Source: an optimization exercise on an open RTL-to-GDS flow (aim: small area). Production flows keep margins and buffers that such runs may drop.
In this exercise RTL edits were held to simulation tests only and were not proved equivalent to the original.
Some runs may be left out. An edit can pass the tests and still lose a function that they never use.

<file path="flow/design.v">
`timescale 1ps/1fs
module TDC_ENCODER(
	input wire [63:0] samples,
	input wire inv_dir,
	output reg [15:0] edges1,  
	output reg [15:0] edges2   
);
	reg [60:0] rises;
	reg [60:0] falls;
	reg [63:0] vec_samples;
	always @(*) begin
		if(inv_dir) begin
			vec_samples = ~samples;
		end else begin
			vec_samples = samples;
		end
		rises = ~vec_samples[60:0] & ~vec_samples[61:1] & ~vec_samples[62:2] & vec_samples[63:3];
		falls = vec_samples[60:0] & vec_samples[61:1] & vec_samples[62:2] & ~vec_samples[63:3];
		priority_encoder(rises, edges1);
		priority_encoder(falls, edges2);	
	end
	task priority_encoder(
		input [60:0] in,    
		output reg [15:0] out  
	);
		begin
			out = 16'd0;  
			if (in[1]) begin
				out = {6'd1, 10'd0};
			end else if (in[2]) begin
				out = {6'd2, 10'd0};
			end else if (in[3]) begin
				out = {6'd3, 10'd0};
			end else if (in[4]) begin
				out = {6'd4, 10'd0};
			end else if (in[5]) begin
				out = {6'd5, 10'd0};
			end else if (in[6]) begin
				out = {6'd6, 10'd0};
			end else if (in[7]) begin
				out = {6'd7, 10'd0};
			end else if (in[8]) begin
				out = {6'd8, 10'd0};
			end else if (in[9]) begin
				out = {6'd9, 10'd0};
			end else if (in[10]) begin
				out = {6'd10, 10'd0};
			end else if (in[11]) begin
				out = {6'd11, 10'd0};
			end else if (in[12]) begin
				out = {6'd12, 10'd0};
			end else if (in[13]) begin
				out = {6'd13, 10'd0};
			end else if (in[14]) begin
				out = {6'd14, 10'd0};
			end else if (in[15]) begin
				out = {6'd15, 10'd0};
			end else if (in[16]) begin
				out = {6'd16, 10'd0};
			end else if (in[17]) begin
				out = {6'd17, 10'd0};
			end else if (in[18]) begin
				out = {6'd18, 10'd0};
			end else if (in[19]) begin
				out = {6'd19, 10'd0};
			end else if (in[20]) begin
				out = {6'd20, 10'd0};
			end else if (in[21]) begin
				out = {6'd21, 10'd0};
			end else if (in[22]) begin
				out = {6'd22, 10'd0};
			end else if (in[23]) begin
				out = {6'd23, 10'd0};
			end else if (in[24]) begin
				out = {6'd24, 10'd0};
			end else if (in[25]) begin
				out = {6'd25, 10'd0};
			end else if (in[26]) begin
				out = {6'd26, 10'd0};
			end else if (in[27]) begin
				out = {6'd27, 10'd0};
			end else if (in[28]) begin
				out = {6'd28, 10'd0};
			end else if (in[29]) begin
				out = {6'd29, 10'd0};
			end else if (in[30]) begin
				out = {6'd30, 10'd0};
			end else if (in[31]) begin
				out = {6'd31, 10'd0};
			end else if (in[32]) begin
				out = {6'd32, 10'd0};
			end else if (in[33]) begin
				out = {6'd33, 10'd0};
			end else if (in[34]) begin
				out = {6'd34, 10'd0};
			end else if (in[35]) begin
				out = {6'd35, 10'd0};
			end else if (in[36]) begin
				out = {6'd36, 10'd0};
			end else if (in[37]) begin
				out = {6'd37, 10'd0};
			end else if (in[38]) begin
				out = {6'd38, 10'd0};
			end else if (in[39]) begin
				out = {6'd39, 10'd0};
			end else if (in[40]) begin
				out = {6'd40, 10'd0};
			end else if (in[41]) begin
				out = {6'd41, 10'd0};
			end else if (in[42]) begin
				out = {6'd42, 10'd0};
			end else if (in[43]) begin
				out = {6'd43, 10'd0};
			end else if (in[44]) begin
				out = {6'd44, 10'd0};
			end else if (in[45]) begin
				out = {6'd45, 10'd0};
			end else if (in[46]) begin
				out = {6'd46, 10'd0};
			end else if (in[47]) begin
				out = {6'd47, 10'd0};
			end else if (in[48]) begin
				out = {6'd48, 10'd0};
			end else if (in[49]) begin
				out = {6'd49, 10'd0};
			end else if (in[50]) begin
				out = {6'd50, 10'd0};
			end else if (in[51]) begin
				out = {6'd51, 10'd0};
			end else if (in[52]) begin
				out = {6'd52, 10'd0};
			end else if (in[53]) begin
				out = {6'd53, 10'd0};
			end else if (in[54]) begin
				out = {6'd54, 10'd0};
			end else if (in[55]) begin
				out = {6'd55, 10'd0};
			end else if (in[56]) begin
				out = {6'd56, 10'd0};
			end else if (in[57]) begin
				out = {6'd57, 10'd0};
			end else if (in[58]) begin
				out = {6'd58, 10'd0};
			end else if (in[59]) begin
				out = {6'd59, 10'd0};
			end else if (in[60]) begin
				out = {6'd60, 10'd0};
			end else begin
				out = 16'd0;
			end
		end
	endtask
endmodule
`timescale 1ps/1fs
module Per( 
	input wire clk,
	input wire [11:0] edges1,
	input wire [11:0] edges2,
	input wire [2:0] alpha,
	input wire rst,
	input wire rst_l,
	input wire [11:0] overwrite_effp,
	output reg [11:0] r2f,
	output reg [11:0] f2r,
	output wire [11:0] eff_period
);
wire [19:0] diff1;
wire [19:0] diff2;
wire [19:0] ext1;
wire [19:0] ext2;
wire [19:0] sum1;
wire [19:0] sum2;
wire [11:0] cr2f;
wire [11:0] cf2r;
wire bt;
wire isZero;
wire roz;
assign bt =	(edges2 > edges1);
assign isZero=(edges1==0)&(edges2==0);
assign diff1  = {edges2 - edges1,8'b0};
assign ext1 = (rst)? {12'h800,8'b0}  :{f2r,8'b0};  
assign sum1 = (diff1 >> alpha) + ext1 - (ext1 >> alpha);
assign diff2  = {edges1 - edges2,8'b0};
assign ext2 = (rst)? {12'h800,8'b0}  :{r2f,8'b0};
assign sum2 = (diff2 >> alpha) + ext2 - (ext2 >> alpha);
assign cr2f = (~bt) ? sum2[19:8]+sum2[7] : ((~rst)|(~isZero)) ? r2f : 12'h800;
assign cf2r = (bt) ? sum1[19:8]+sum1[7]  : ((~rst)|(isZero)) ? f2r : 12'h800;
assign roz=rst|isZero;
assign eff_period=(rst_l)?overwrite_effp:cr2f+cf2r;
always @(posedge clk or posedge rst) begin
	if (rst) begin
		r2f <= 12'h800;
		f2r <= 12'h800;
	end 
	else begin
		if (isZero) begin
			r2f <= 12'h800;
			f2r <= 12'h800;
		end else begin
			r2f <= cr2f;
			f2r <= cf2r;
		end		
	end
end
endmodule
`timescale 1ps/1fs
module DPD( 
	input wire clk,
	input wire [15:0] edges1,
	input wire [15:0] edges2,
	input wire [15:0] eff_period,
	input wire inv_dpd,
	input wire [15:0] frac,
	input wire openLoop,
	input wire rst_l,
	input wire [18:0] overwrite_dpd,
	output reg [15:0] finst1,
	output reg [15:0] finst2,
	output reg [15:0] ferror1,
	output reg [15:0] ferror2,
	output reg signed [18:0] dpd_out,
	output reg [15:0] prev_edges1,
	output reg [15:0] prev_edges2,
	output reg [2:0]counter,
	input wire rst_cnt
);
wire [16:0] diff1;
wire [16:0] diff2;
wire [31:0] fracper;
wire [32:0] extfracper;
wire [32:0] extper;
wire [32:0] exthalfper;
wire [32:0] extfinst1;
wire [32:0] extfinst2;
wire [32:0] sum1;
wire [32:0] sum2;
wire [32:0] extferror1;
wire [32:0] negextferror1;
wire [32:0] extferror2;
wire [32:0] negextferror2;
wire signed [16:0] avgerror;
wire signed [19:0] avgerror2;
wire signed [15:0] cferror1;
wire signed [15:0] cferror2;
wire signed [19:0] pdpd_out;
wire signed [19:0] rdpd_out;
wire signed [19:0] extdpd_out;
wire signed [19:0] ndpd_out;
wire signed [18:0] cdpd_out2;
wire [15:0] cfinst1;
wire [15:0] cfinst2;
assign diff1=(inv_dpd)?{1'b0,edges1}-{1'b0,prev_edges1}:{1'b0,prev_edges1}-{1'b0,edges1};
assign diff2=(inv_dpd)?{1'b0,edges2}-{1'b0,prev_edges2}:{1'b0,prev_edges2}-{1'b0,edges2};
assign cfinst1=(diff1[16]) ? (diff1 + {1'b0, eff_period}) :(diff1[15:0] > eff_period) ? (diff1 - {1'b0, eff_period}) : diff1[15:0];			
assign cfinst2=(diff2[16]) ? (diff2 + {1'b0, eff_period}) :(diff2[15:0] > eff_period) ? (diff2 - {1'b0, eff_period}) : diff2[15:0];
assign fracper =eff_period*frac;
assign extfracper={1'b0,fracper};
assign extper={1'b0,eff_period,16'h0000};
assign exthalfper={2'b00,eff_period,15'h0000};
assign extfinst1={1'b0,cfinst1,16'h0000};
assign extfinst2={1'b0,cfinst2,16'h0000};
assign sum1=extfinst1-extfracper+exthalfper;
assign sum2=extfinst2-extfracper+exthalfper;
assign extferror1=(sum1>extper)?sum1-extper-exthalfper:sum1-exthalfper;
assign negextferror1=-extferror1;
assign cferror1 = (extferror1[32])?-(negextferror1[31:16]+negextferror1[15]):extferror1[31:16]+extferror1[15];
assign extferror2=(sum2>extper)?sum2-extper-exthalfper:sum2-exthalfper;
assign negextferror2=-extferror2;
assign cferror2 = (extferror2[32])?-(negextferror2[31:16]+negextferror2[15]):extferror2[31:16]+extferror2[15];
assign avgerror={cferror2[15],cferror2} + {cferror1[15],cferror1};
assign avgerror2={{3{avgerror[16]}},avgerror};
assign extdpd_out=(rst_cnt)? 0 : {dpd_out,1'b0};
assign rdpd_out = extdpd_out+avgerror2;
assign pdpd_out = (rst_cnt)? 0: (~rdpd_out[19]&extdpd_out[19]&avgerror2[19]) ? -20'd524286 : rdpd_out[19]&~extdpd_out[19]&~avgerror2[19] ? 20'd524286 :rdpd_out;
assign ndpd_out = -pdpd_out;
assign cdpd_out2 =(counter>0)?0:(pdpd_out>0)?pdpd_out[19:1]+pdpd_out[0]:-(ndpd_out[19:1]+ndpd_out[0]); 
always @(posedge clk or posedge rst_cnt) begin
		if (rst_cnt) begin
			prev_edges1 <= 0;
			prev_edges2 <= 0;
			finst1 <= 0;
			finst2 <= 0;
			ferror1 <= 0;
			ferror2 <= 0;
			counter <= 1;
			dpd_out <= 0;
		end else begin
			finst1 <= cfinst1;
			finst2 <= cfinst2;
			ferror1 <= cferror1;
			ferror2 <= cferror2;
			prev_edges1 <= edges1;
			prev_edges2 <= edges2;
			if (counter == 1) begin
				counter <= 2;
			end else if (counter == 2) begin
				counter <= 0;
			end else begin
				counter <= 0;
			end
			if ((openLoop==1)|(counter > 0)) begin
				dpd_out <= 0;
			end else if (rst_l==1) begin
				dpd_out <= overwrite_dpd;
			end  else begin
				dpd_out <= cdpd_out2;
			end
		end
end
endmodule
`timescale 1ps/1fs
module DLF( 
	input wire 		 clk,
	input wire 		 rst,
	input wire [19:0] 	 dpd_out,
	input wire [3:0] 	 beta,
	input wire [10:0] 	 knormal,
	input wire [15:0] 	 dlf_bias,
	output reg signed [28:0] dlf_int,
	output reg signed [19:0] dlf_prop,
	output reg [15:0] 	 dlf_out
);
wire [28:0] w1;
wire [28:0] dlf_prop_ext;
wire [28:0] nsumext;
wire [28:0] psumext;
wire [39:0] pmul;
wire [39:0] nmul;
wire lt16bit;
wire signed [28:0] rdlf_int;
wire signed [28:0] cdlf_int2;
wire signed [28:0] cdlf_int3;
wire signed [28:0] cdlf_int;
wire signed [19:0] cdlf_prop;
wire signed [15:0] cdlf_out;
wire [15:0] cdlf_t;
assign w1 = {{9{dpd_out[19]}}, dpd_out};
assign rdlf_int= dlf_int;
assign cdlf_int3 = dlf_int + w1;
assign cdlf_int2=(rdlf_int[28]&w1[28]& ~cdlf_int3[28])?29'b1000000000000000000000000000:(~rdlf_int[28]&~w1[28]& cdlf_int3[28])?29'b01111111111111111111111111111:cdlf_int3; 
assign cdlf_prop=dpd_out;
assign cdlf_int=cdlf_int2>>>beta;
assign dlf_prop_ext=(cdlf_prop[19])?-{9'b0,-cdlf_prop}:{9'b0,cdlf_prop};
assign psumext=dlf_prop_ext+cdlf_int;
assign nsumext=-psumext;
assign pmul= psumext*knormal;
assign nmul= nsumext*knormal;
assign lt16bit= (psumext[28]) ? (nmul>40'd2147483648) ? 1 : 0 :(pmul>40'd2147483648)? 1: 0;
assign cdlf_out =(psumext[28]) ? (lt16bit) ? -16'd32768:-(nmul[31:16] + nmul[15]):(lt16bit)? 16'd32768 :pmul[31:16] + pmul[15];
assign cdlf_t=dlf_bias + cdlf_out;
always @(posedge clk or posedge rst) 
  begin
	if(rst) begin
		dlf_int <=0;
		dlf_prop<=0;
		dlf_out <=0;
	end else begin
		dlf_int <=cdlf_int2;
		dlf_prop<=dpd_out;
		dlf_out <=cdlf_t;
	end
end
endmodule
`timescale 1ps/1fs
module Loop(
	input wire clk,
	input wire rst,
	input wire [63:0] samples,
	input wire inv_dir,
	input wire inv_dpd,
	input wire [2:0] alpha,
	input wire rst_l_per,
	input wire [11:0] overwrite_effp,
	input wire openLoop,
	input wire rst_l_dpd,
	input wire [18:0] overwrite_dpd,
	input wire [15:0] frac,
	input wire [3:0] beta,
	input wire [10:0] knormal,
	input wire [15:0] dlf_bias,
	output wire [15:0] dlf_out
);
	wire [15:0] edges1;
	wire [15:0] edges2;
	wire [11:0] eff_period;
	wire [18:0] dpd_out;
	TDC_ENCODER tdc_encoder (
		.inv_dir(inv_dir),
		.samples(samples),
		.edges1(edges1),
		.edges2(edges2)
	); 
	Per period_estimator (
		.clk(clk),
		.edges1(edges1[15:4]),
		.edges2(edges2[15:4]),
		.alpha(alpha),
		.rst(rst),
		.eff_period(eff_period),
		.rst_l(rst_l_per),
		.overwrite_effp(overwrite_effp)
	); 
	DPD dpd (
		.clk(clk),
		.edges1(edges1),
		.edges2(edges2),
		.eff_period({eff_period,4'b0}),
		.frac(frac),
		.dpd_out(dpd_out),
		.rst_cnt(rst),
		.openLoop(openLoop),
		.rst_l(rst_l_dpd),
		.overwrite_dpd(overwrite_dpd),
		.inv_dpd(inv_dpd)
	);
	DLF dlf (
		.clk(clk),
		.rst(rst),
		.dpd_out({dpd_out,1'b0}),
		.beta(beta),
		.knormal(knormal),
		.dlf_bias(dlf_bias),
		.dlf_out(dlf_out)
	);
endmodule
</file>
<file path="flow/constraint.sdc">
create_clock -name core_clock -period 45.0 [get_ports {clk}]
set_input_delay 9.0000 -clock core_clock [delete_from_list [all_inputs] [get_ports {clk}]]
set_output_delay 9.0000 -clock core_clock [all_outputs]
set_load 0.01 [all_outputs]
</file>
<file path="flow/config.mk">
export PLATFORM = sky130hd
export DESIGN_NAME = Loop
export DESIGN_NICKNAME = Loop
export VERILOG_FILES = /design/flow/design.v
export SDC_FILE = /design/flow/constraint.sdc
export NUM_CORES = 4
export LEC_CHECK = 0
export CAP_MARGIN = 20
export CORE_MARGIN = 2
export CORE_UTILIZATION = 40
export SLEW_MARGIN = 20
</file>
<file path="flow/run.sh">
#!/bin/bash
# synth_recipe.tcl (not shown) runs the flow's synth.tcl, then flattens the netlist and writes it again
# the make line also repeats each setting of config.mk as NAME=value (left out here)
make -C /OpenROAD-flow-scripts/flow DESIGN_CONFIG=/design/flow/config.mk WORK_HOME=/design/flow/orfs CLKGATE_MAP_FILE= SYNTH_SCRIPT=/design/flow/synth_recipe.tcl finish
</file>
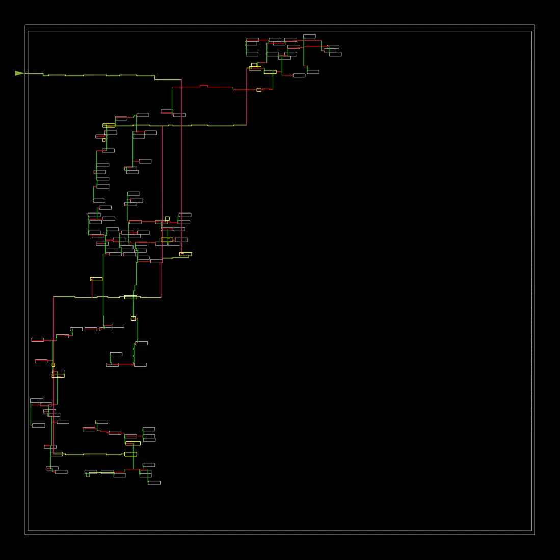
Run 1: clock nets
count of clock buffers in the final design: 9
worst clock skew: 0.0195 ns
sequential cells: 102

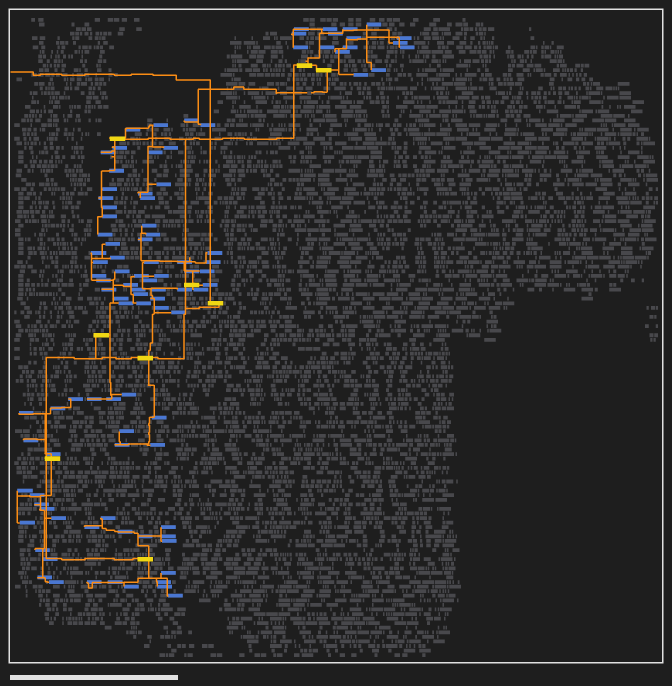
Run 1: clock wires, drivers and flops
Bar = 100 µm.
[blue] flip-flops | count: 102
[orange] clock wires | length: 2,300 µm
[yellow] clock drivers | count: 9
routed clock nets: 10

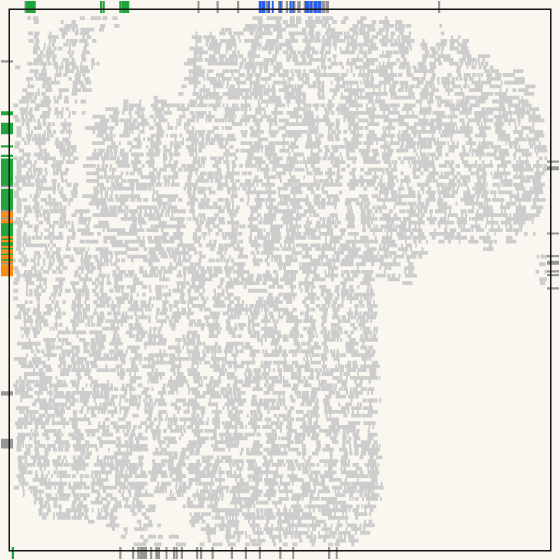
Run 1: pin placement
Pins as bars across the die edge, other pins in grey.
| colour | port | pins | direction | edge |
|---|---|---|---|---|
| green | samples | 64 | input | 48 left, 15 top, 1 bottom |
| blue | dlf_bias | 16 | input | top |
| orange | overwrite_dpd | 19 | input | left |

==> parameters.txt, run 1 <==
Parameter                              Value

Clock network
  Post-cts sizing count    0
  Setup fix buffers added after clock tree synthesis    0
  Clock input transition at the sequential cells of the worst setup and hold paths    0.08 ns
  H-tree level count    3
  CTS tree    done
  Cts bufs inserted    9
  # clock sinks    102
  Hold-fix buffers at CTS    0

Global routing
  Largest net degree at the start of global routing    102
  Met2 Use GR    0.377
  Aggregate global routing overflow    0
  Number of antenna violations at the first check in global routing    5
  Global-route wire length before repair    277 mm
  GRT Util Overall    0.222

Layout
  Number of flip-flops in the largest register    29
  Top register by number of flip-flops    dlf.dlf_int
  Repair and plain buffers    261
  Non-clock inverter total of the final layout    927
  Antenna Cells    3
  Post-layout util    0.429
  Fraction of area in multi-input gates    0.824
  Total non-filler cell area in the finished layout    62,700 µm²
  Area growth syn-to-layout    6.23%
  Multi-input combinational cell count    6,227
  Largest registers    dlf.dlf_int (29), dpd.dpd_out (19), dlf.dlf_out (16)
  Multi-input combinational cell area    51,600 µm²
  Final #Nets    8,979
  Leading cell types in the layout, fill and taps excluded    sky130_fd_sc_hd__nand2_1, sky130_fd_sc_hd__inv_1, sky130_fd_sc_hd__fa_1
  Proportion of layout cells with a drive suffix above 1    0.0433
  Sequential portion of the cell area    0.0408
  Most frequent standard cell in the layout excluding fill and tap cells    sky130_fd_sc_hd__nand2_1

Synth
  Area fraction in compound gates after synthesis    0.180
  Synthesized netlist net count    9,070
  Number of synthesized flops with an enable pin    0
  Fraction of the yosys area taken by sequential cells    0.0433
  Yosys warning total    4
  Cell with the most instances after synthesis    sky130_fd_sc_hd__nand2_1
  Number of library cell types mapped by synthesis    126
  Mapped Cells    7,619
  Fraction of synthesized cell area in xor and xnor cells    0.0674
  Mux contribution to synthesized area    0.0374
  Adder-cell share of the synthesized area    0.366
  Simple logic cell fraction of the synthesized area    0.222
  Total of flip-flops plus latches after synthesis    102
  Area share of the largest cell type after synthesis    0.240
  Most used flip-flop cell after synthesis    sky130_fd_sc_hd__dfrtp_1
  Async set-or-reset flop fraction in the synthesized netlist    1.00
  Top cells by instance count after synthesis    sky130_fd_sc_hd__nand2_1, sky130_fd_sc_hd__inv_1, sky130_fd_sc_hd__fa_1
  Syn Std Cell Area    59,000 µm²
  Post-synthesis area per instance    7.74 µm²

Setup path
  Reg-to-reg endpoint    dpd.dpd_out[18]
  Cell count of the worst reg-to-reg path    109
  Family with the most delay on the worst path    compound AO/OA/AOI/OAI gates
  Destination of the critical timing path    dpd.dpd_out[18]
  Worst setup path start    samples[56]
  Kind of end point of the critical path    register
  Maximum fanout count along the critical path    28
  Slowest cell on crit path    sky130_fd_sc_hd__clkdlybuf4s50_1
  Setup slack of the most critical reg-to-reg path    16.38 ns
  Buf+Inv Stages, Crit Path    10
  Crit-path max cell delay    0.82 ns
  Worst Path Class, Setup    in2reg
  Launch instance of the worst register-to-register path    period_estimator.f2r[4]
  Required time at the endpoint of the critical path    45.33 ns
  Data arrival time of the worst path    41.63 ns

STA
  Clock period minus worst slack    41.30 ns
  Max frequency    24.2 MHz
  Worst rel slew slack    0.332
  Final slew viol count    0
  Count of final hold-check violations    0
  Setup TNS after final layout    0 ns
  RSZ-0062 raised after global routing    false
  Min setup slack post-route    3.70 ns
  Final critical-path share of the clock period    0.918

Detailed routing
  Routed via count    52,800
  Remaining number of nets flagged by the antenna check after routing    0
  Total met3 wirelength after detailed routing    8.45 mm
  Routed wire length    167 mm
  Number of iterations in the first detailed-routing pass    6
  Mean routed wirelength per cell    17.7 µm
  Uppermost layer routed    met5
  1st-iter DRT viols    3,317
  Vias per cell    5.58
  Number of remaining DRC errors    0
  Total length of routed met2 wires    78.0 mm

Place
  Cell area after placement    62,400 µm²
  Placed wire-length estimate after detailed placement    133 mm
  Number of placed instances, taps included    9,434
  Count of input and output buffers    166
  Placer's final routability congestion estimate    0.897

Hold path
  Hold Path End    dpd.counter[1]
  Hold depth    1

Die
  Horizontal die dimension    388 µm
  Die area    151,000 µm²
  Std cell rows    140
  Initial Utilization    0.404

Status
  Run status  no timing/DRC/antenna violations

Flow run
  Max Cap Viol    0
==> run 2: a larger rewrite; changed files in full <==
==> flow/design.v <==
module TDC_ENCODER(
	input  wire [63:0] samples,
	input  wire        inv_dir,
	output wire [5:0]  pos1,
	output wire [5:0]  pos2
);
	wire [60:1] rises;
	wire [60:1] falls;
	genvar i;
	generate for (i = 1; i <= 60; i = i + 1) begin : g_edge
		assign rises[i] = ~samples[i] & ~samples[i+1] & ~samples[i+2] &  samples[i+3];
		assign falls[i] =  samples[i] &  samples[i+1] &  samples[i+2] & ~samples[i+3];
	end endgenerate
	reg [5:0] pr, pf;
	integer k;
	always @(*) begin
		pr = 6'd0;
		pf = 6'd0;
		for (k = 60; k >= 1; k = k - 1) begin
			if (rises[k]) pr = k[5:0];
			if (falls[k]) pf = k[5:0];
		end
	end
	assign pos1 = inv_dir ? pf : pr;
	assign pos2 = inv_dir ? pr : pf;
endmodule
module Per(
	input  wire        clk,
	input  wire        rst,
	input  wire [5:0]  p1,
	input  wire [5:0]  p2,
	input  wire [2:0]  alpha,
	input  wire        rst_l,
	input  wire [11:0] overwrite_effp,
	output wire [11:0] eff_period
);
	reg [11:0] r2f;
	reg [11:0] f2r;
	wire [6:0]  df     = {1'b0, p2} - {1'b0, p1};
	wire        bt     = ~df[6] & (|df[5:0]);        
	wire [5:0]  d      = bt ? df[5:0] : -df[5:0];    
	wire        isZero = ~|{p1, p2};
	wire [11:0] x = bt ? f2r : r2f;                  
	wire [11:0] y = bt ? r2f : f2r;                  
	wire signed [12:0] v  = {1'b0, d, 6'b0} - {1'b0, x};
	wire signed [12:0] sh = v >>> alpha;
	wire [7:0]  vv = {v[6:0], 1'b0};
	wire        rb = vv[alpha];                      
	wire [11:0] nw = x + sh[11:0] + {11'b0, rb};
	assign eff_period = rst_l ? overwrite_effp : nw + y;
	always @(posedge clk or posedge rst) begin
		if (rst) begin
			r2f <= 12'h800;
			f2r <= 12'h800;
		end else if (isZero) begin
			r2f <= 12'h800;
			f2r <= 12'h800;
		end else if (bt) begin
			f2r <= nw;
		end else begin
			r2f <= nw;
		end
	end
endmodule
module FERR(
	input  wire [5:0]  p,
	input  wire [5:0]  pp,
	input  wire        inv_dpd,
	input  wire [11:0] eff,
	input  wire [12:0] Th,
	input  wire        Tl_nz,
	input  wire [12:0] Gh,
	input  wire [15:0] Gl,
	output wire [15:0] ferr
);
	wire [6:0]  t  = {1'b0, pp} - {1'b0, p};
	wire [6:0]  q  = inv_dpd ? -t : t;
	wire [12:0] Q  = {q, 6'b0};
	wire [12:0] qm = Q - {1'b0, eff};
	wire [12:0] qp = Q + {1'b0, eff};
	wire        gt = ~qm[12] & (|qm);
	wire [11:0] c  = q[6] ? qp[11:0] : gt ? qm[11:0] : Q[11:0];
	wire [12:0] Sh  = {1'b0, c} + Th;
	wire [13:0] U   = {1'b0, Sh} - {2'b0, eff};
	wire        cmp = ~U[13] & ((|U[12:0]) | Tl_nz);
	wire [12:0] Eh  = {1'b0, c} + Gh - (cmp ? {1'b0, eff} : 13'd0);
	wire        rnd = Gl[11] & ~(Eh[12] & ~|Gl[10:0]);
	assign ferr = {Eh[11:0], Gl[15:12]} + {15'b0, rnd};
endmodule
module DPD(
	input  wire        clk,
	input  wire        rst,
	input  wire [5:0]  p1,
	input  wire [5:0]  p2,
	input  wire [11:0] eff,
	input  wire        inv_dpd,
	input  wire [15:0] frac,
	input  wire        openLoop,
	input  wire        rst_l,
	input  wire [18:0] overwrite_dpd,
	output reg  [18:0] dpd_out
);
	reg  [5:0] prev1;
	reg  [5:0] prev2;
	reg        cnt1;    
	reg        cnt2;    
	wire [27:0] M  = eff * frac;
	wire [28:0] G  = -{1'b0, M};
	wire [28:0] T  = G + {2'b0, eff, 15'b0};
	wire [15:0] fe1, fe2;
	FERR e1(.p(p1), .pp(prev1), .inv_dpd(inv_dpd), .eff(eff), .Th(T[28:16]), .Tl_nz(|T[15:0]),
		.Gh(G[28:16]), .Gl(G[15:0]), .ferr(fe1));
	FERR e2(.p(p2), .pp(prev2), .inv_dpd(inv_dpd), .eff(eff), .Th(T[28:16]), .Tl_nz(|T[15:0]),
		.Gh(G[28:16]), .Gl(G[15:0]), .ferr(fe2));
	wire [16:0] avg = {fe2[15], fe2} + {fe1[15], fe1};
	wire [19:0] X   = {dpd_out[18], dpd_out} + {{4{avg[16]}}, avg[16:1]};
	wire        ovf = X[19] ^ X[18];
	wire [18:0] cd  = ovf ? (X[19] ? 19'h40001 : 19'h3ffff) : X[18:0] + {18'b0, avg[0] & ~X[18]};
	always @(posedge clk) begin
		prev1 <= p1;
		prev2 <= p2;
	end
	always @(posedge clk or posedge rst) begin
		if (rst) begin
			cnt1    <= 1'b1;
			cnt2    <= 1'b0;
			dpd_out <= 19'd0;
		end else begin
			cnt1 <= 1'b0;
			cnt2 <= cnt1;
			if (openLoop | cnt1 | cnt2)
				dpd_out <= 19'd0;
			else if (rst_l)
				dpd_out <= overwrite_dpd;
			else
				dpd_out <= cd;
		end
	end
endmodule
module DLF(
	input  wire        clk,
	input  wire        rst,
	input  wire [18:0] dpd,
	input  wire [3:0]  beta,
	input  wire [10:0] knormal,
	input  wire [15:0] dlf_bias,
	output reg  [15:0] dlf_out
);
	reg  [28:0] dlf_int;
	wire [28:0] w  = {{9{dpd[18]}}, dpd, 1'b0};
	wire [28:0] s  = dlf_int + w;
	wire signed [28:0] i2 = (dlf_int[28] & w[28] & ~s[28]) ? 29'h8000000 :
	                 (~dlf_int[28] & ~w[28] & s[28]) ? 29'h0fffffff : s;
	wire [28:0] sh = i2 >>> beta;
	wire [28:0] ps = w + sh;
	wire        neg = ps[28];
	wire [28:0] mag = neg ? -ps : ps;
	wire [39:0] P   = mag * knormal;
	wire        lt  = P > 40'd2147483648;
	wire [15:0] val = P[31:16] + {15'b0, P[15]};
	wire [15:0] co  = lt ? 16'h8000 : neg ? -val : val;
	always @(posedge clk or posedge rst) begin
		if (rst) begin
			dlf_int <= 29'd0;
			dlf_out <= 16'd0;
		end else begin
			dlf_int <= i2;
			dlf_out <= dlf_bias + co;
		end
	end
endmodule
module Loop(
	input wire clk,
	input wire rst,
	input wire [63:0] samples,
	input wire inv_dir,
	input wire inv_dpd,
	input wire [2:0] alpha,
	input wire rst_l_per,
	input wire [11:0] overwrite_effp,
	input wire openLoop,
	input wire rst_l_dpd,
	input wire [18:0] overwrite_dpd,
	input wire [15:0] frac,
	input wire [3:0] beta,
	input wire [10:0] knormal,
	input wire [15:0] dlf_bias,
	output wire [15:0] dlf_out
);
	wire [5:0]  pos1;
	wire [5:0]  pos2;
	wire [11:0] eff_period;
	wire [18:0] dpd_out;
	TDC_ENCODER tdc_encoder (
		.samples(samples),
		.inv_dir(inv_dir),
		.pos1(pos1),
		.pos2(pos2)
	);
	Per period_estimator (
		.clk(clk),
		.rst(rst),
		.p1(pos1),
		.p2(pos2),
		.alpha(alpha),
		.rst_l(rst_l_per),
		.overwrite_effp(overwrite_effp),
		.eff_period(eff_period)
	);
	DPD dpd (
		.clk(clk),
		.rst(rst),
		.p1(pos1),
		.p2(pos2),
		.eff(eff_period),
		.inv_dpd(inv_dpd),
		.frac(frac),
		.openLoop(openLoop),
		.rst_l(rst_l_dpd),
		.overwrite_dpd(overwrite_dpd),
		.dpd_out(dpd_out)
	);
	DLF dlf (
		.clk(clk),
		.rst(rst),
		.dpd(dpd_out),
		.beta(beta),
		.knormal(knormal),
		.dlf_bias(dlf_bias),
		.dlf_out(dlf_out)
	);
endmodule
==> flow/config.mk <==
export PLATFORM = sky130hd
export DESIGN_NAME = Loop
export DESIGN_NICKNAME = Loop
export VERILOG_FILES = /design/flow/design.v
export SDC_FILE = /design/flow/constraint.sdc
export NUM_CORES = 4
export LEC_CHECK = 0
export ABC_AREA = 1
export CAP_MARGIN = 20
export CORE_MARGIN = 2
export CORE_UTILIZATION = 40
export SLEW_MARGIN = 20
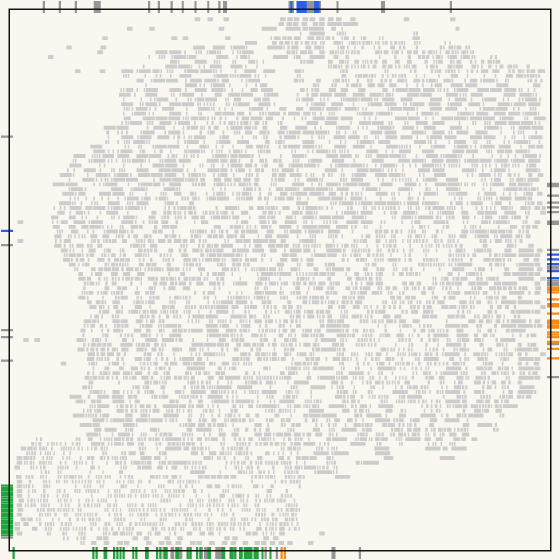
Run 2: pin placement
Pins as bars across the die edge, other pins in grey.
| colour | port | pins | direction | edge |
|---|---|---|---|---|
| orange | overwrite_dpd | 19 | input | 17 right, 2 bottom |
| blue | dlf_bias | 16 | input | 10 top, 5 right, 1 left |
| green | samples | 64 | input | 42 bottom, 22 left |
all pins by edge: 63 bottom, 38 right, 38 top, 29 left

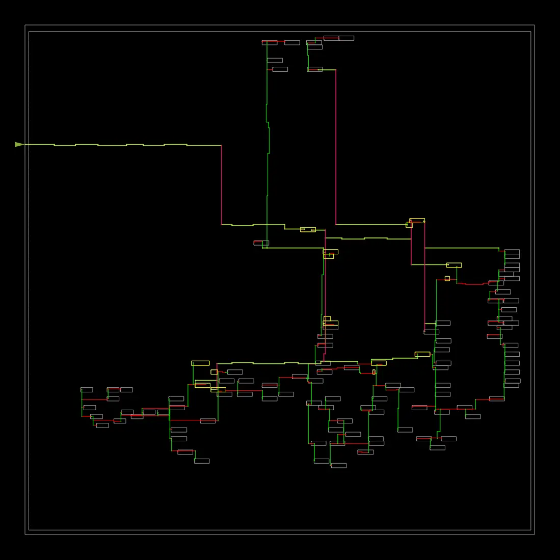
Run 2: clock nets
# clock sinks: 102
Clock Latency Late Sink: 0.40 ns

==> run 2 against run 1 <==
  * Die area fell by 36%
  * Maximum frequency rose by 4.3%
  * Synthesized cell count fell by 27%
  * Area after synthesis fell by 36%
  * Largest cell class unchanged
  * Sequential share of layout area rose by 2.0 points
  * Sequential cell count did not move
  * Worst setup slack improved by 1.7 ns
  * Highest routed layer is now met4
==> parameters.txt, run 2 <==
Parameter                              Value

Layout
  Total non-filler cell area in the finished layout    41,100 µm²
  Most frequent standard cell in the layout excluding fill and tap cells    sky130_fd_sc_hd__nand2_1
  Sequential portion of the cell area    0.0608
  Multi-input combinational cell area    30,400 µm²
  Final #Nets    6,627
  Repair and plain buffers    192
  Multi-input combinational cell count    4,139
  Count of clock buffers in the final design    10
  Post-layout util    0.439
  Antenna Cells    1

Clock network
  H-tree level count    3
  Setup fix buffers added after clock tree synthesis    0
  Clock input transition at the sequential cells of the worst setup and hold paths    0.09 ns

Synth
  Fraction of the yosys area taken by sequential cells    0.0661
  Top cells by instance count after synthesis    sky130_fd_sc_hd__nand2_1, sky130_fd_sc_hd__inv_1, sky130_fd_sc_hd__nor2_1
  Number of library cell types mapped by synthesis    70
  Most used flip-flop cell after synthesis    sky130_fd_sc_hd__dfrtp_1
  Mux contribution to synthesized area    0.00348
  Area fraction in compound gates after synthesis    0.109
  Fraction of synthesized cell area in xor and xnor cells    0.0859
  Syn Std Cell Area    37,800 µm²
  Area share of the largest cell type after synthesis    0.226
  Number of synthesized flops with an enable pin    0

Detailed routing
  Routed via count    33,700
  Uppermost layer routed    met4
  Remaining number of nets flagged by the antenna check after routing    0
  Number of iterations in the first detailed-routing pass    7
  Routed wire length    102 mm
  Total met3 wirelength after detailed routing    4.34 mm
  Number of remaining DRC errors    0

STA
  Worst rel slew slack    0.278
  RSZ-0062 raised after global routing    false
  Count of final hold-check violations    0

Setup path
  Crit-path max cell delay    0.72 ns
  Maximum fanout count along the critical path    52
  Cell count of the worst reg-to-reg path    135
  Required time at the endpoint of the critical path    45.31 ns
  Family with the most delay on the worst path    simple AND/OR/NAND/NOR gates
  Launch instance of the worst register-to-register path    period_estimator.f2r[0]

Status
  Run status  no timing/DRC/antenna violations

Place
  Count of input and output buffers    166
  Number of placed instances, taps included    6,855
  Cell area after placement    40,700 µm²

Die
  Die area    96,900 µm²
  Horizontal die dimension    311 µm
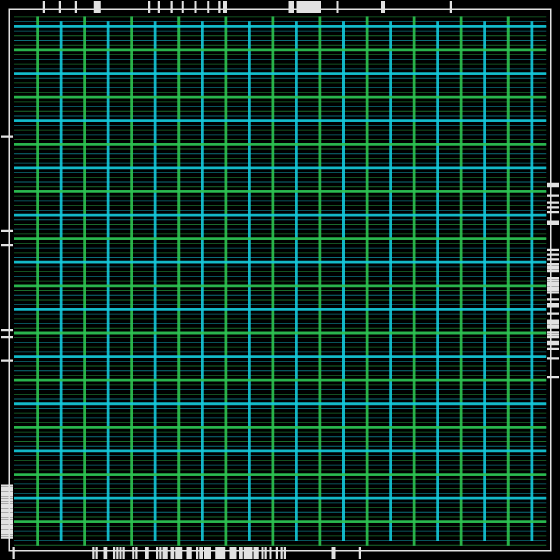
Run 2: supply network
Pins as bars on the die edge.
| colour | net |
|---|---|
| cyan | VDD |
| green | VSS |
signal pins: 168
rows: 112
met1 rails: 113
met4 straps: 22
met5 straps: 22

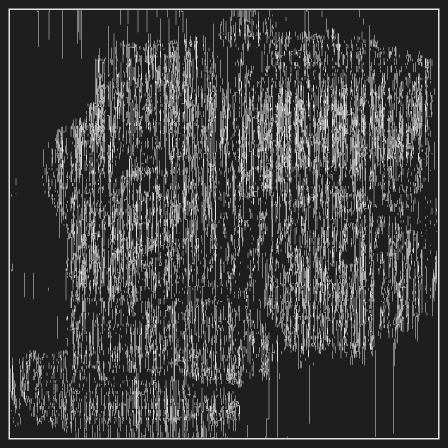
Run 2: met2 routing
wire length on this layer: 48.6 mm
nets with wire on the layer: 5,333
share of all routed wire: 48%

==> run 3: too many edits to list; what changed since run 2 <==
flow/design.v: 232 -> 767 lines; modules unchanged: 1
  PENC: new, 74 lines
  TDC_ENCODER: edited, 26 -> 14 lines
  Per: edited, 38 -> 97 lines
  DPD: edited, 50 -> 406 lines
  DLF: edited, 32 -> 115 lines
  removed: FERR
==> module DLF as of run 3 <==
module DLF(
	input  wire        clk,
	input  wire        rst,
	input  wire [18:0] dpd,
	input  wire [3:0]  beta,
	input  wire [10:0] knormal,
	input  wire [15:0] dlf_bias,
	output reg  [15:0] dlf_out
);
	reg  [28:0] dlf_int;
	wire [28:0] w = {{9{dpd[18]}}, dpd, 1'b0};
	wire [28:0] s;
	assign s = dlf_int + w;
	wire signed [28:0] i2 = (dlf_int[28] & w[28] & ~s[28]) ? 29'h8000000 :
	                        (~dlf_int[28] & ~w[28] & s[28]) ? 29'h0fffffff : s;
	wire [28:0] sh = i2 >>> beta;
	wire [28:0] ps;
	assign ps = w + sh;
	wire        neg = ps[28];
	wire [27:0] m1  = ps[27:0] ^ {28{neg}};    
	wire [31:0] pv;
	wire        pov;
	wire [31:0] pv_x1 = {16'b0, 1'b1, 4'b0, {11{neg}} & knormal} ^ ({4'b0, m1 & {28{knormal[0]}}} << 0) ^ ({4'b0, m1 & {28{knormal[1]}}} << 1);
	wire [31:0] pv_k1 = ({16'b0, 1'b1, 4'b0, {11{neg}} & knormal} & ({4'b0, m1 & {28{knormal[0]}}} << 0)) | ({16'b0, 1'b1, 4'b0, {11{neg}} & knormal} & ({4'b0, m1 & {28{knormal[1]}}} << 1)) | (({4'b0, m1 & {28{knormal[0]}}} << 0) & ({4'b0, m1 & {28{knormal[1]}}} << 1));
	wire [31:0] pv_sa1 = {16'b0, 1'b1, 4'b0, {11{neg}} & knormal};
	wire [31:0] pv_ca1 = ({4'b0, m1 & {28{knormal[0]}}} << 0);
	wire [31:0] pv_x2 = {pv_x1[31:1], pv_sa1[0:0]} ^ {pv_k1[30:1], 1'b0, pv_ca1[0:0]} ^ ({4'b0, m1 & {28{knormal[2]}}} << 2);
	wire [31:0] pv_k2 = ({pv_x1[31:1], pv_sa1[0:0]} & {pv_k1[30:1], 1'b0, pv_ca1[0:0]}) | ({pv_x1[31:1], pv_sa1[0:0]} & ({4'b0, m1 & {28{knormal[2]}}} << 2)) | ({pv_k1[30:1], 1'b0, pv_ca1[0:0]} & ({4'b0, m1 & {28{knormal[2]}}} << 2));
	wire [31:0] pv_sa2 = {pv_x1[31:1], pv_sa1[0:0]};
	wire [31:0] pv_ca2 = {pv_k1[30:1], 1'b0, pv_ca1[0:0]};
	wire [31:0] pv_x3 = {pv_x2[31:2], pv_sa2[1:0]} ^ {pv_k2[30:2], 1'b0, pv_ca2[1:0]} ^ ({4'b0, m1 & {28{knormal[3]}}} << 3);
	wire [31:0] pv_k3 = ({pv_x2[31:2], pv_sa2[1:0]} & {pv_k2[30:2], 1'b0, pv_ca2[1:0]}) | ({pv_x2[31:2], pv_sa2[1:0]} & ({4'b0, m1 & {28{knormal[3]}}} << 3)) | ({pv_k2[30:2], 1'b0, pv_ca2[1:0]} & ({4'b0, m1 & {28{knormal[3]}}} << 3));
	wire [31:0] pv_sa3 = {pv_x2[31:2], pv_sa2[1:0]};
	wire [31:0] pv_ca3 = {pv_k2[30:2], 1'b0, pv_ca2[1:0]};
	wire [31:0] pv_x4 = {pv_x3[31:3], pv_sa3[2:0]} ^ {pv_k3[30:3], 1'b0, pv_ca3[2:0]} ^ ({4'b0, m1 & {28{knormal[4]}}} << 4);
	wire [31:0] pv_k4 = ({pv_x3[31:3], pv_sa3[2:0]} & {pv_k3[30:3], 1'b0, pv_ca3[2:0]}) | ({pv_x3[31:3], pv_sa3[2:0]} & ({4'b0, m1 & {28{knormal[4]}}} << 4)) | ({pv_k3[30:3], 1'b0, pv_ca3[2:0]} & ({4'b0, m1 & {28{knormal[4]}}} << 4));
	wire [31:0] pv_sa4 = {pv_x3[31:3], pv_sa3[2:0]};
	wire [31:0] pv_ca4 = {pv_k3[30:3], 1'b0, pv_ca3[2:0]};
	wire [31:0] pv_x5 = {pv_x4[31:4], pv_sa4[3:0]} ^ {pv_k4[30:4], 1'b0, pv_ca4[3:0]} ^ ({4'b0, m1 & {28{knormal[5]}}} << 5);
	wire [31:0] pv_k5 = ({pv_x4[31:4], pv_sa4[3:0]} & {pv_k4[30:4], 1'b0, pv_ca4[3:0]}) | ({pv_x4[31:4], pv_sa4[3:0]} & ({4'b0, m1 & {28{knormal[5]}}} << 5)) | ({pv_k4[30:4], 1'b0, pv_ca4[3:0]} & ({4'b0, m1 & {28{knormal[5]}}} << 5));
	wire [31:0] pv_sa5 = {pv_x4[31:4], pv_sa4[3:0]};
	wire [31:0] pv_ca5 = {pv_k4[30:4], 1'b0, pv_ca4[3:0]};
	wire [31:0] pv_x6 = {pv_x5[31:5], pv_sa5[4:0]} ^ {pv_k5[30:5], 1'b0, pv_ca5[4:0]} ^ ({4'b0, m1 & {28{knormal[6]}}} << 6);
	wire [31:0] pv_k6 = ({pv_x5[31:5], pv_sa5[4:0]} & {pv_k5[30:5], 1'b0, pv_ca5[4:0]}) | ({pv_x5[31:5], pv_sa5[4:0]} & ({4'b0, m1 & {28{knormal[6]}}} << 6)) | ({pv_k5[30:5], 1'b0, pv_ca5[4:0]} & ({4'b0, m1 & {28{knormal[6]}}} << 6));
	wire [31:0] pv_sa6 = {pv_x5[31:5], pv_sa5[4:0]};
	wire [31:0] pv_ca6 = {pv_k5[30:5], 1'b0, pv_ca5[4:0]};
	wire [31:0] pv_x7 = {pv_x6[31:6], pv_sa6[5:0]} ^ {pv_k6[30:6], 1'b0, pv_ca6[5:0]} ^ ({4'b0, m1 & {28{knormal[7]}}} << 7);
	wire [31:0] pv_k7 = ({pv_x6[31:6], pv_sa6[5:0]} & {pv_k6[30:6], 1'b0, pv_ca6[5:0]}) | ({pv_x6[31:6], pv_sa6[5:0]} & ({4'b0, m1 & {28{knormal[7]}}} << 7)) | ({pv_k6[30:6], 1'b0, pv_ca6[5:0]} & ({4'b0, m1 & {28{knormal[7]}}} << 7));
	wire [31:0] pv_sa7 = {pv_x6[31:6], pv_sa6[5:0]};
	wire [31:0] pv_ca7 = {pv_k6[30:6], 1'b0, pv_ca6[5:0]};
	wire [31:0] pv_x8 = {pv_x7[31:7], pv_sa7[6:0]} ^ {pv_k7[30:7], 1'b0, pv_ca7[6:0]} ^ ({4'b0, m1 & {28{knormal[8]}}} << 8);
	wire [31:0] pv_k8 = ({pv_x7[31:7], pv_sa7[6:0]} & {pv_k7[30:7], 1'b0, pv_ca7[6:0]}) | ({pv_x7[31:7], pv_sa7[6:0]} & ({4'b0, m1 & {28{knormal[8]}}} << 8)) | ({pv_k7[30:7], 1'b0, pv_ca7[6:0]} & ({4'b0, m1 & {28{knormal[8]}}} << 8));
	wire [31:0] pv_sa8 = {pv_x7[31:7], pv_sa7[6:0]};
	wire [31:0] pv_ca8 = {pv_k7[30:7], 1'b0, pv_ca7[6:0]};
	wire [31:0] pv_x9 = {pv_x8[31:8], pv_sa8[7:0]} ^ {pv_k8[30:8], 1'b0, pv_ca8[7:0]} ^ ({4'b0, m1 & {28{knormal[9]}}} << 9);
	wire [31:0] pv_k9 = ({pv_x8[31:8], pv_sa8[7:0]} & {pv_k8[30:8], 1'b0, pv_ca8[7:0]}) | ({pv_x8[31:8], pv_sa8[7:0]} & ({4'b0, m1 & {28{knormal[9]}}} << 9)) | ({pv_k8[30:8], 1'b0, pv_ca8[7:0]} & ({4'b0, m1 & {28{knormal[9]}}} << 9));
	wire [31:0] pv_sa9 = {pv_x8[31:8], pv_sa8[7:0]};
	wire [31:0] pv_ca9 = {pv_k8[30:8], 1'b0, pv_ca8[7:0]};
	wire [31:0] pv_x10 = {pv_x9[31:9], pv_sa9[8:0]} ^ {pv_k9[30:9], 1'b0, pv_ca9[8:0]} ^ ({4'b0, m1 & {28{knormal[10]}}} << 10);
	wire [31:0] pv_k10 = ({pv_x9[31:9], pv_sa9[8:0]} & {pv_k9[30:9], 1'b0, pv_ca9[8:0]}) | ({pv_x9[31:9], pv_sa9[8:0]} & ({4'b0, m1 & {28{knormal[10]}}} << 10)) | ({pv_k9[30:9], 1'b0, pv_ca9[8:0]} & ({4'b0, m1 & {28{knormal[10]}}} << 10));
	wire [31:0] pv_sa10 = {pv_x9[31:9], pv_sa9[8:0]};
	wire [31:0] pv_ca10 = {pv_k9[30:9], 1'b0, pv_ca9[8:0]};
	wire [31:0] pv_fs = {pv_x10[31:10], pv_sa10[9:0]};
	wire [31:0] pv_fc = {pv_k10[30:10], 1'b0, pv_ca10[9:0]};
	wire pv_co;
	wire pv_c1 = pv_fs[0] & pv_fc[0];
	wire pv_c2 = (pv_fs[1] & pv_fc[1]) | (pv_fs[1] & pv_c1) | (pv_fc[1] & pv_c1);
	wire pv_c3 = (pv_fs[2] & pv_fc[2]) | (pv_fs[2] & pv_c2) | (pv_fc[2] & pv_c2);
	wire pv_c4 = (pv_fs[3] & pv_fc[3]) | (pv_fs[3] & pv_c3) | (pv_fc[3] & pv_c3);
	wire pv_c5 = (pv_fs[4] & pv_fc[4]) | (pv_fs[4] & pv_c4) | (pv_fc[4] & pv_c4);
	wire pv_c6 = (pv_fs[5] & pv_fc[5]) | (pv_fs[5] & pv_c5) | (pv_fc[5] & pv_c5);
	wire pv_c7 = (pv_fs[6] & pv_fc[6]) | (pv_fs[6] & pv_c6) | (pv_fc[6] & pv_c6);
	wire pv_c8 = (pv_fs[7] & pv_fc[7]) | (pv_fs[7] & pv_c7) | (pv_fc[7] & pv_c7);
	wire pv_c9 = (pv_fs[8] & pv_fc[8]) | (pv_fs[8] & pv_c8) | (pv_fc[8] & pv_c8);
	wire pv_c10 = (pv_fs[9] & pv_fc[9]) | (pv_fs[9] & pv_c9) | (pv_fc[9] & pv_c9);
	wire pv_c11 = (pv_fs[10] & pv_fc[10]) | (pv_fs[10] & pv_c10) | (pv_fc[10] & pv_c10);
	wire pv_c12 = (pv_fs[11] & pv_fc[11]) | (pv_fs[11] & pv_c11) | (pv_fc[11] & pv_c11);
	wire pv_c13 = (pv_fs[12] & pv_fc[12]) | (pv_fs[12] & pv_c12) | (pv_fc[12] & pv_c12);
	wire pv_c14 = (pv_fs[13] & pv_fc[13]) | (pv_fs[13] & pv_c13) | (pv_fc[13] & pv_c13);
	wire pv_c15 = (pv_fs[14] & pv_fc[14]) | (pv_fs[14] & pv_c14) | (pv_fc[14] & pv_c14);
	wire pv_c16 = (pv_fs[15] & pv_fc[15]) | (pv_fs[15] & pv_c15) | (pv_fc[15] & pv_c15);
	wire pv_c17 = (pv_fs[16] & pv_fc[16]) | (pv_fs[16] & pv_c16) | (pv_fc[16] & pv_c16);
	wire pv_c18 = (pv_fs[17] & pv_fc[17]) | (pv_fs[17] & pv_c17) | (pv_fc[17] & pv_c17);
	wire pv_c19 = (pv_fs[18] & pv_fc[18]) | (pv_fs[18] & pv_c18) | (pv_fc[18] & pv_c18);
	wire pv_c20 = (pv_fs[19] & pv_fc[19]) | (pv_fs[19] & pv_c19) | (pv_fc[19] & pv_c19);
	wire pv_c21 = (pv_fs[20] & pv_fc[20]) | (pv_fs[20] & pv_c20) | (pv_fc[20] & pv_c20);
	wire pv_c22 = (pv_fs[21] & pv_fc[21]) | (pv_fs[21] & pv_c21) | (pv_fc[21] & pv_c21);
	wire pv_c23 = (pv_fs[22] & pv_fc[22]) | (pv_fs[22] & pv_c22) | (pv_fc[22] & pv_c22);
	wire pv_c24 = (pv_fs[23] & pv_fc[23]) | (pv_fs[23] & pv_c23) | (pv_fc[23] & pv_c23);
	wire pv_c25 = (pv_fs[24] & pv_fc[24]) | (pv_fs[24] & pv_c24) | (pv_fc[24] & pv_c24);
	wire pv_c26 = (pv_fs[25] & pv_fc[25]) | (pv_fs[25] & pv_c25) | (pv_fc[25] & pv_c25);
	wire pv_c27 = (pv_fs[26] & pv_fc[26]) | (pv_fs[26] & pv_c26) | (pv_fc[26] & pv_c26);
	wire pv_c28 = (pv_fs[27] & pv_fc[27]) | (pv_fs[27] & pv_c27) | (pv_fc[27] & pv_c27);
	wire pv_c29 = (pv_fs[28] & pv_fc[28]) | (pv_fs[28] & pv_c28) | (pv_fc[28] & pv_c28);
	wire pv_c30 = (pv_fs[29] & pv_fc[29]) | (pv_fs[29] & pv_c29) | (pv_fc[29] & pv_c29);
	wire pv_c31 = (pv_fs[30] & pv_fc[30]) | (pv_fs[30] & pv_c30) | (pv_fc[30] & pv_c30);
	wire pv_c32 = (pv_fs[31] & pv_fc[31]) | (pv_fs[31] & pv_c31) | (pv_fc[31] & pv_c31);
	assign pv = {pv_fs[31] ^ pv_fc[31] ^ pv_c31, pv_fs[30] ^ pv_fc[30] ^ pv_c30, pv_fs[29] ^ pv_fc[29] ^ pv_c29, pv_fs[28] ^ pv_fc[28] ^ pv_c28, pv_fs[27] ^ pv_fc[27] ^ pv_c27, pv_fs[26] ^ pv_fc[26] ^ pv_c26, pv_fs[25] ^ pv_fc[25] ^ pv_c25, pv_fs[24] ^ pv_fc[24] ^ pv_c24, pv_fs[23] ^ pv_fc[23] ^ pv_c23, pv_fs[22] ^ pv_fc[22] ^ pv_c22, pv_fs[21] ^ pv_fc[21] ^ pv_c21, pv_fs[20] ^ pv_fc[20] ^ pv_c20, pv_fs[19] ^ pv_fc[19] ^ pv_c19, pv_fs[18] ^ pv_fc[18] ^ pv_c18, pv_fs[17] ^ pv_fc[17] ^ pv_c17, pv_fs[16] ^ pv_fc[16] ^ pv_c16, pv_fs[15] ^ pv_fc[15] ^ pv_c15, pv_fs[14] ^ pv_fc[14] ^ pv_c14, pv_fs[13] ^ pv_fc[13] ^ pv_c13, pv_fs[12] ^ pv_fc[12] ^ pv_c12, pv_fs[11] ^ pv_fc[11] ^ pv_c11, pv_fs[10] ^ pv_fc[10] ^ pv_c10, pv_fs[9] ^ pv_fc[9] ^ pv_c9, pv_fs[8] ^ pv_fc[8] ^ pv_c8, pv_fs[7] ^ pv_fc[7] ^ pv_c7, pv_fs[6] ^ pv_fc[6] ^ pv_c6, pv_fs[5] ^ pv_fc[5] ^ pv_c5, pv_fs[4] ^ pv_fc[4] ^ pv_c4, pv_fs[3] ^ pv_fc[3] ^ pv_c3, pv_fs[2] ^ pv_fc[2] ^ pv_c2, pv_fs[1] ^ pv_fc[1] ^ pv_c1, pv_fs[0] ^ pv_fc[0]};
	assign pv_co = pv_c32;
	assign pov = (|(m1[27:27] & {1{knormal[5]}})) | (|(m1[27:26] & {2{knormal[6]}})) | (|(m1[27:25] & {3{knormal[7]}})) | (|(m1[27:24] & {4{knormal[8]}})) | (|(m1[27:23] & {5{knormal[9]}})) | (|(m1[27:22] & {6{knormal[10]}})) | pv_k1[31] | pv_k2[31] | pv_k3[31] | pv_k4[31] | pv_k5[31] | pv_k6[31] | pv_k7[31] | pv_k8[31] | pv_k9[31] | pv_k10[31] | pv_co;
	wire        lt   = pov | (pv[31] & ((|pv[30:16]) | (pv[15] & (|pv[14:0]))));
	wire [15:0] opnd = lt ? 16'h8000 : (pv[31:16] ^ {16{neg}});
	wire        cin  = neg & ~lt;
	wire [15:0] o;
	assign o = dlf_bias + opnd + {15'b0, cin};
	always @(posedge clk or posedge rst) begin
		if (rst) begin
			dlf_int <= 29'd0;
			dlf_out <= 16'd0;
		end else begin
			dlf_int <= i2;
			dlf_out <= o;
		end
	end
endmodule
==> module TDC_ENCODER as of run 3 <==
module TDC_ENCODER(
	input  wire [63:0] samples,
	input  wire        inv_dir,
	output wire [5:0]  pos1,
	output wire [5:0]  pos2
);
	wire [59:0] r = ~samples[60:1] & ~samples[61:2] & ~samples[62:3] &  samples[63:4];
	wire [59:0] f =  samples[60:1] &  samples[61:2] &  samples[62:3] & ~samples[63:4];
	wire [5:0] pr, pf;
	PENC enc_r (.in({3'b0, r, 1'b0}), .pos(pr));
	PENC enc_f (.in({3'b0, f, 1'b0}), .pos(pf));
	assign pos1 = inv_dir ? pf : pr;
	assign pos2 = inv_dir ? pr : pf;
endmodule
==> run 3 against run 2 <==
  * Still clean on timing, DRC and antenna
  * Critical path depth decreased by 83
  * Cell count shrank 14%
  * Area after synthesis decreased by 8.5%
  * Die area fell by 8.4%
  * Hold slack lost 0.011 ns
  * Via count shrank 13%
  * Clock skew is essentially flat
  * Synthesized cell count down 16%
  * Critical path type unchanged
==> parameters.txt, run 3 <==
Parameter                              Value

Clock network
  Setup fix buffers added after clock tree synthesis    0
  H-tree level count    3
  Clock input transition at the sequential cells of the worst setup and hold paths    0.11 ns
  CTS tree    done
  Hold-fix buffers at CTS    0
  # clock sinks    102
  Post-cts sizing count    0

Place
  Number of placed instances, taps included    5,866
  Placer's final routability congestion estimate    0.938
  Cell area after placement    37,400 µm²
  Count of input and output buffers    166
  Placed wire-length estimate after detailed placement    77.9 mm

STA
  Setup TNS after final layout    0 ns
  Clock period minus worst slack    39.92 ns
  Min setup slack post-route    5.08 ns
  Worst clock skew    0.0285 ns
  Worst rel slew slack    0.296
  Final critical-path share of the clock period    0.887
  Final slew viol count    0
  Count of final hold-check violations    0

Detailed routing
  Uppermost layer routed    met5
  1st-iter DRT viols    1,577
  Total met3 wirelength after detailed routing    3.44 mm
  Remaining number of nets flagged by the antenna check after routing    0
  Routed wire length    91.9 mm
  Routed via count    29,400
  Number of remaining DRC errors    0
  Mean routed wirelength per cell    15.6 µm
  Total length of routed met2 wires    44.6 mm

Synth
  Number of synthesized flops with an enable pin    0
  Fraction of synthesized cell area in xor and xnor cells    0.0356
  Cell with the most instances after synthesis    sky130_fd_sc_hd__nand2_1
  Simple logic cell fraction of the synthesized area    0.246
  Total of flip-flops plus latches after synthesis    102
  Top cells by instance count after synthesis    sky130_fd_sc_hd__nand2_1, sky130_fd_sc_hd__inv_1, sky130_fd_sc_hd__fa_1
  Area fraction in compound gates after synthesis    0.0880
  Most used flip-flop cell after synthesis    sky130_fd_sc_hd__dfrtp_1
  Syn Std Cell Area    34,600 µm²
  Mapped Cells    4,645
  Post-synthesis area per instance    7.44 µm²
  Yosys warning total    3
  Adder-cell share of the synthesized area    0.444
  Async set-or-reset flop fraction in the synthesized netlist    0.882
  Synthesized netlist net count    5,668
  Number of library cell types mapped by synthesis    68
  Fraction of the yosys area taken by sequential cells    0.0722

Setup path
  Slowest cell on crit path    sky130_fd_sc_hd__clkdlybuf4s50_1
  Setup slack of the most critical reg-to-reg path    19.10 ns
  Reg-to-reg endpoint    dpd.dpd_out[16]
  Kind of end point of the critical path    register
  Maximum fanout count along the critical path    64
  Launch instance of the worst register-to-register path    period_estimator.r2f[0]
  Destination of the critical timing path    dpd.dpd_out[16]
  Family with the most delay on the worst path    adder cells
  Buf+Inv Stages, Crit Path    16
  Cell count of the worst reg-to-reg path    97
  Data arrival time of the worst path    40.19 ns
  Required time at the endpoint of the critical path    45.27 ns

Global routing
  Largest net degree at the start of global routing    70
  Global-route wire length before repair    156 mm
  Met2 Use GR    0.376
  Aggregate global routing overflow    0
  GRT Util Overall    0.215
  Number of antenna violations at the first check in global routing    4

Layout
  Non-clock inverter total of the final layout    877
  Sequential cells    102
  Count of clock buffers in the final design    9
  Fraction of area in multi-input gates    0.749
  Post-layout util    0.442
  Final #Nets    5,757
  Largest registers    dlf.dlf_int (29), dpd.dpd_out (19), dlf.dlf_out (16)
  Most frequent standard cell in the layout excluding fill and tap cells    sky130_fd_sc_hd__nand2_1
  Number of flip-flops in the largest register    29
  Multi-input combinational cell area    28,300 µm²
  Sequential portion of the cell area    0.0662
  Antenna Cells    0
  Multi-input combinational cell count    3,546
  Proportion of layout cells with a drive suffix above 1    0.0392
  Repair and plain buffers    198

Flow run
  Max Cap Viol    0

Die
  Die area    88,800 µm²
  Initial Utilization    0.405

Status
  Run status  no timing/DRC/antenna violations

Hold path
  Hold depth    0
  Hold Path End    dpd.cnt2
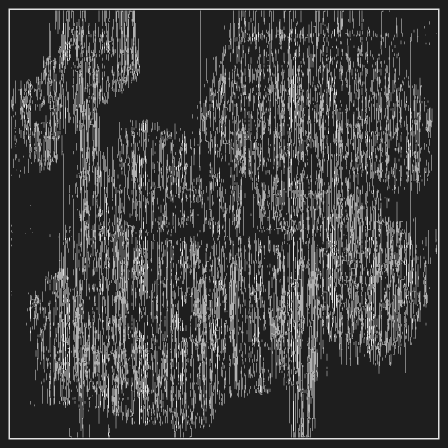
Run 3: met2 routing
longest straight run: 149 µm
wire length on this layer: 44.6 mm

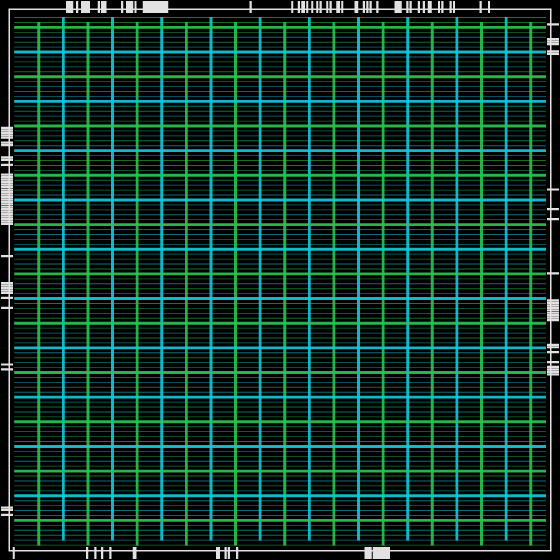
Run 3: supply network
Pins as bars on the die edge.
| colour | net |
|---|---|
| green | VSS |
| cyan | VDD |
rows: 107
met4 straps: 21

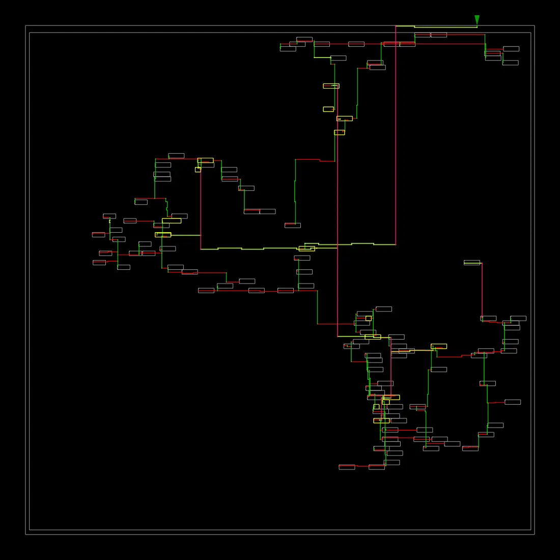
Run 3: clock nets
Clock Latency Late Sink: 0.42 ns
cts bufs inserted: 9

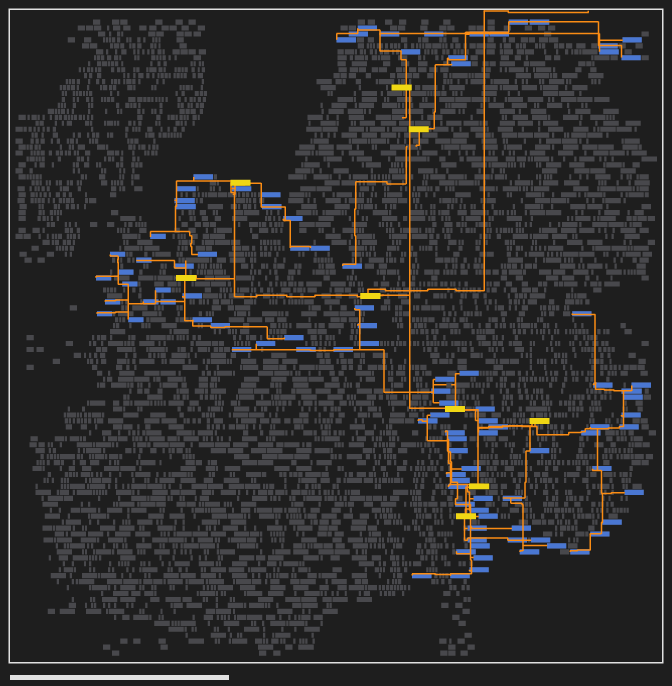
Run 3: clock wires, drivers and flops
Bar = 100 µm.
[blue] flip-flops | count: 102
[yellow] clock drivers | count: 9
[orange] clock wires | length: 2,340 µm
flops lie: all over the die
routed clock nets: 10

## port drivers added, routing unchanged
In the flow no input, the clock included, has a driving cell. The finished layouts below were timed again as built, in two steps. Step 1 (the two cells are an assumption about what drives the block):
set clk [get_ports {clk}]
set_driving_cell -lib_cell sky130_fd_sc_hd__clkbuf_16 $clk
set_driving_cell -lib_cell sky130_fd_sc_hd__buf_2 [delete_from_list [all_inputs] $clk]
Step 2 times the ports against the registers' clock, not the clock port: input delays grow and output delays shrink by t, the midpoint of the rising clock arrivals with the driver on. a / b / c = no drivers / after step 1 / after step 2; a / b = the first two.
run | shift t [ns] | setup slack, ns | worst setup path after step 2 | slew at the worst register clock pin (ns) | worst slew at a driven data input, ns
run 1 | 0.483 | 3.698 / 3.700 / 3.216 | input to register | 0.09 / 0.09 | 0.10
run 2 | 0.450 | 5.407 / 5.444 / 4.994 | input to register | 0.11 / 0.11 | 0.10
run 3 | 0.463 | 5.081 / 5.112 / 4.649 | input to register | 0.11 / 0.11 | 0.10
After both steps every run listed still meets setup and hold. For run 1, which loses most, drivers alone change the setup slack by +0.002 ns; drivers and shift together by -0.482 ns.
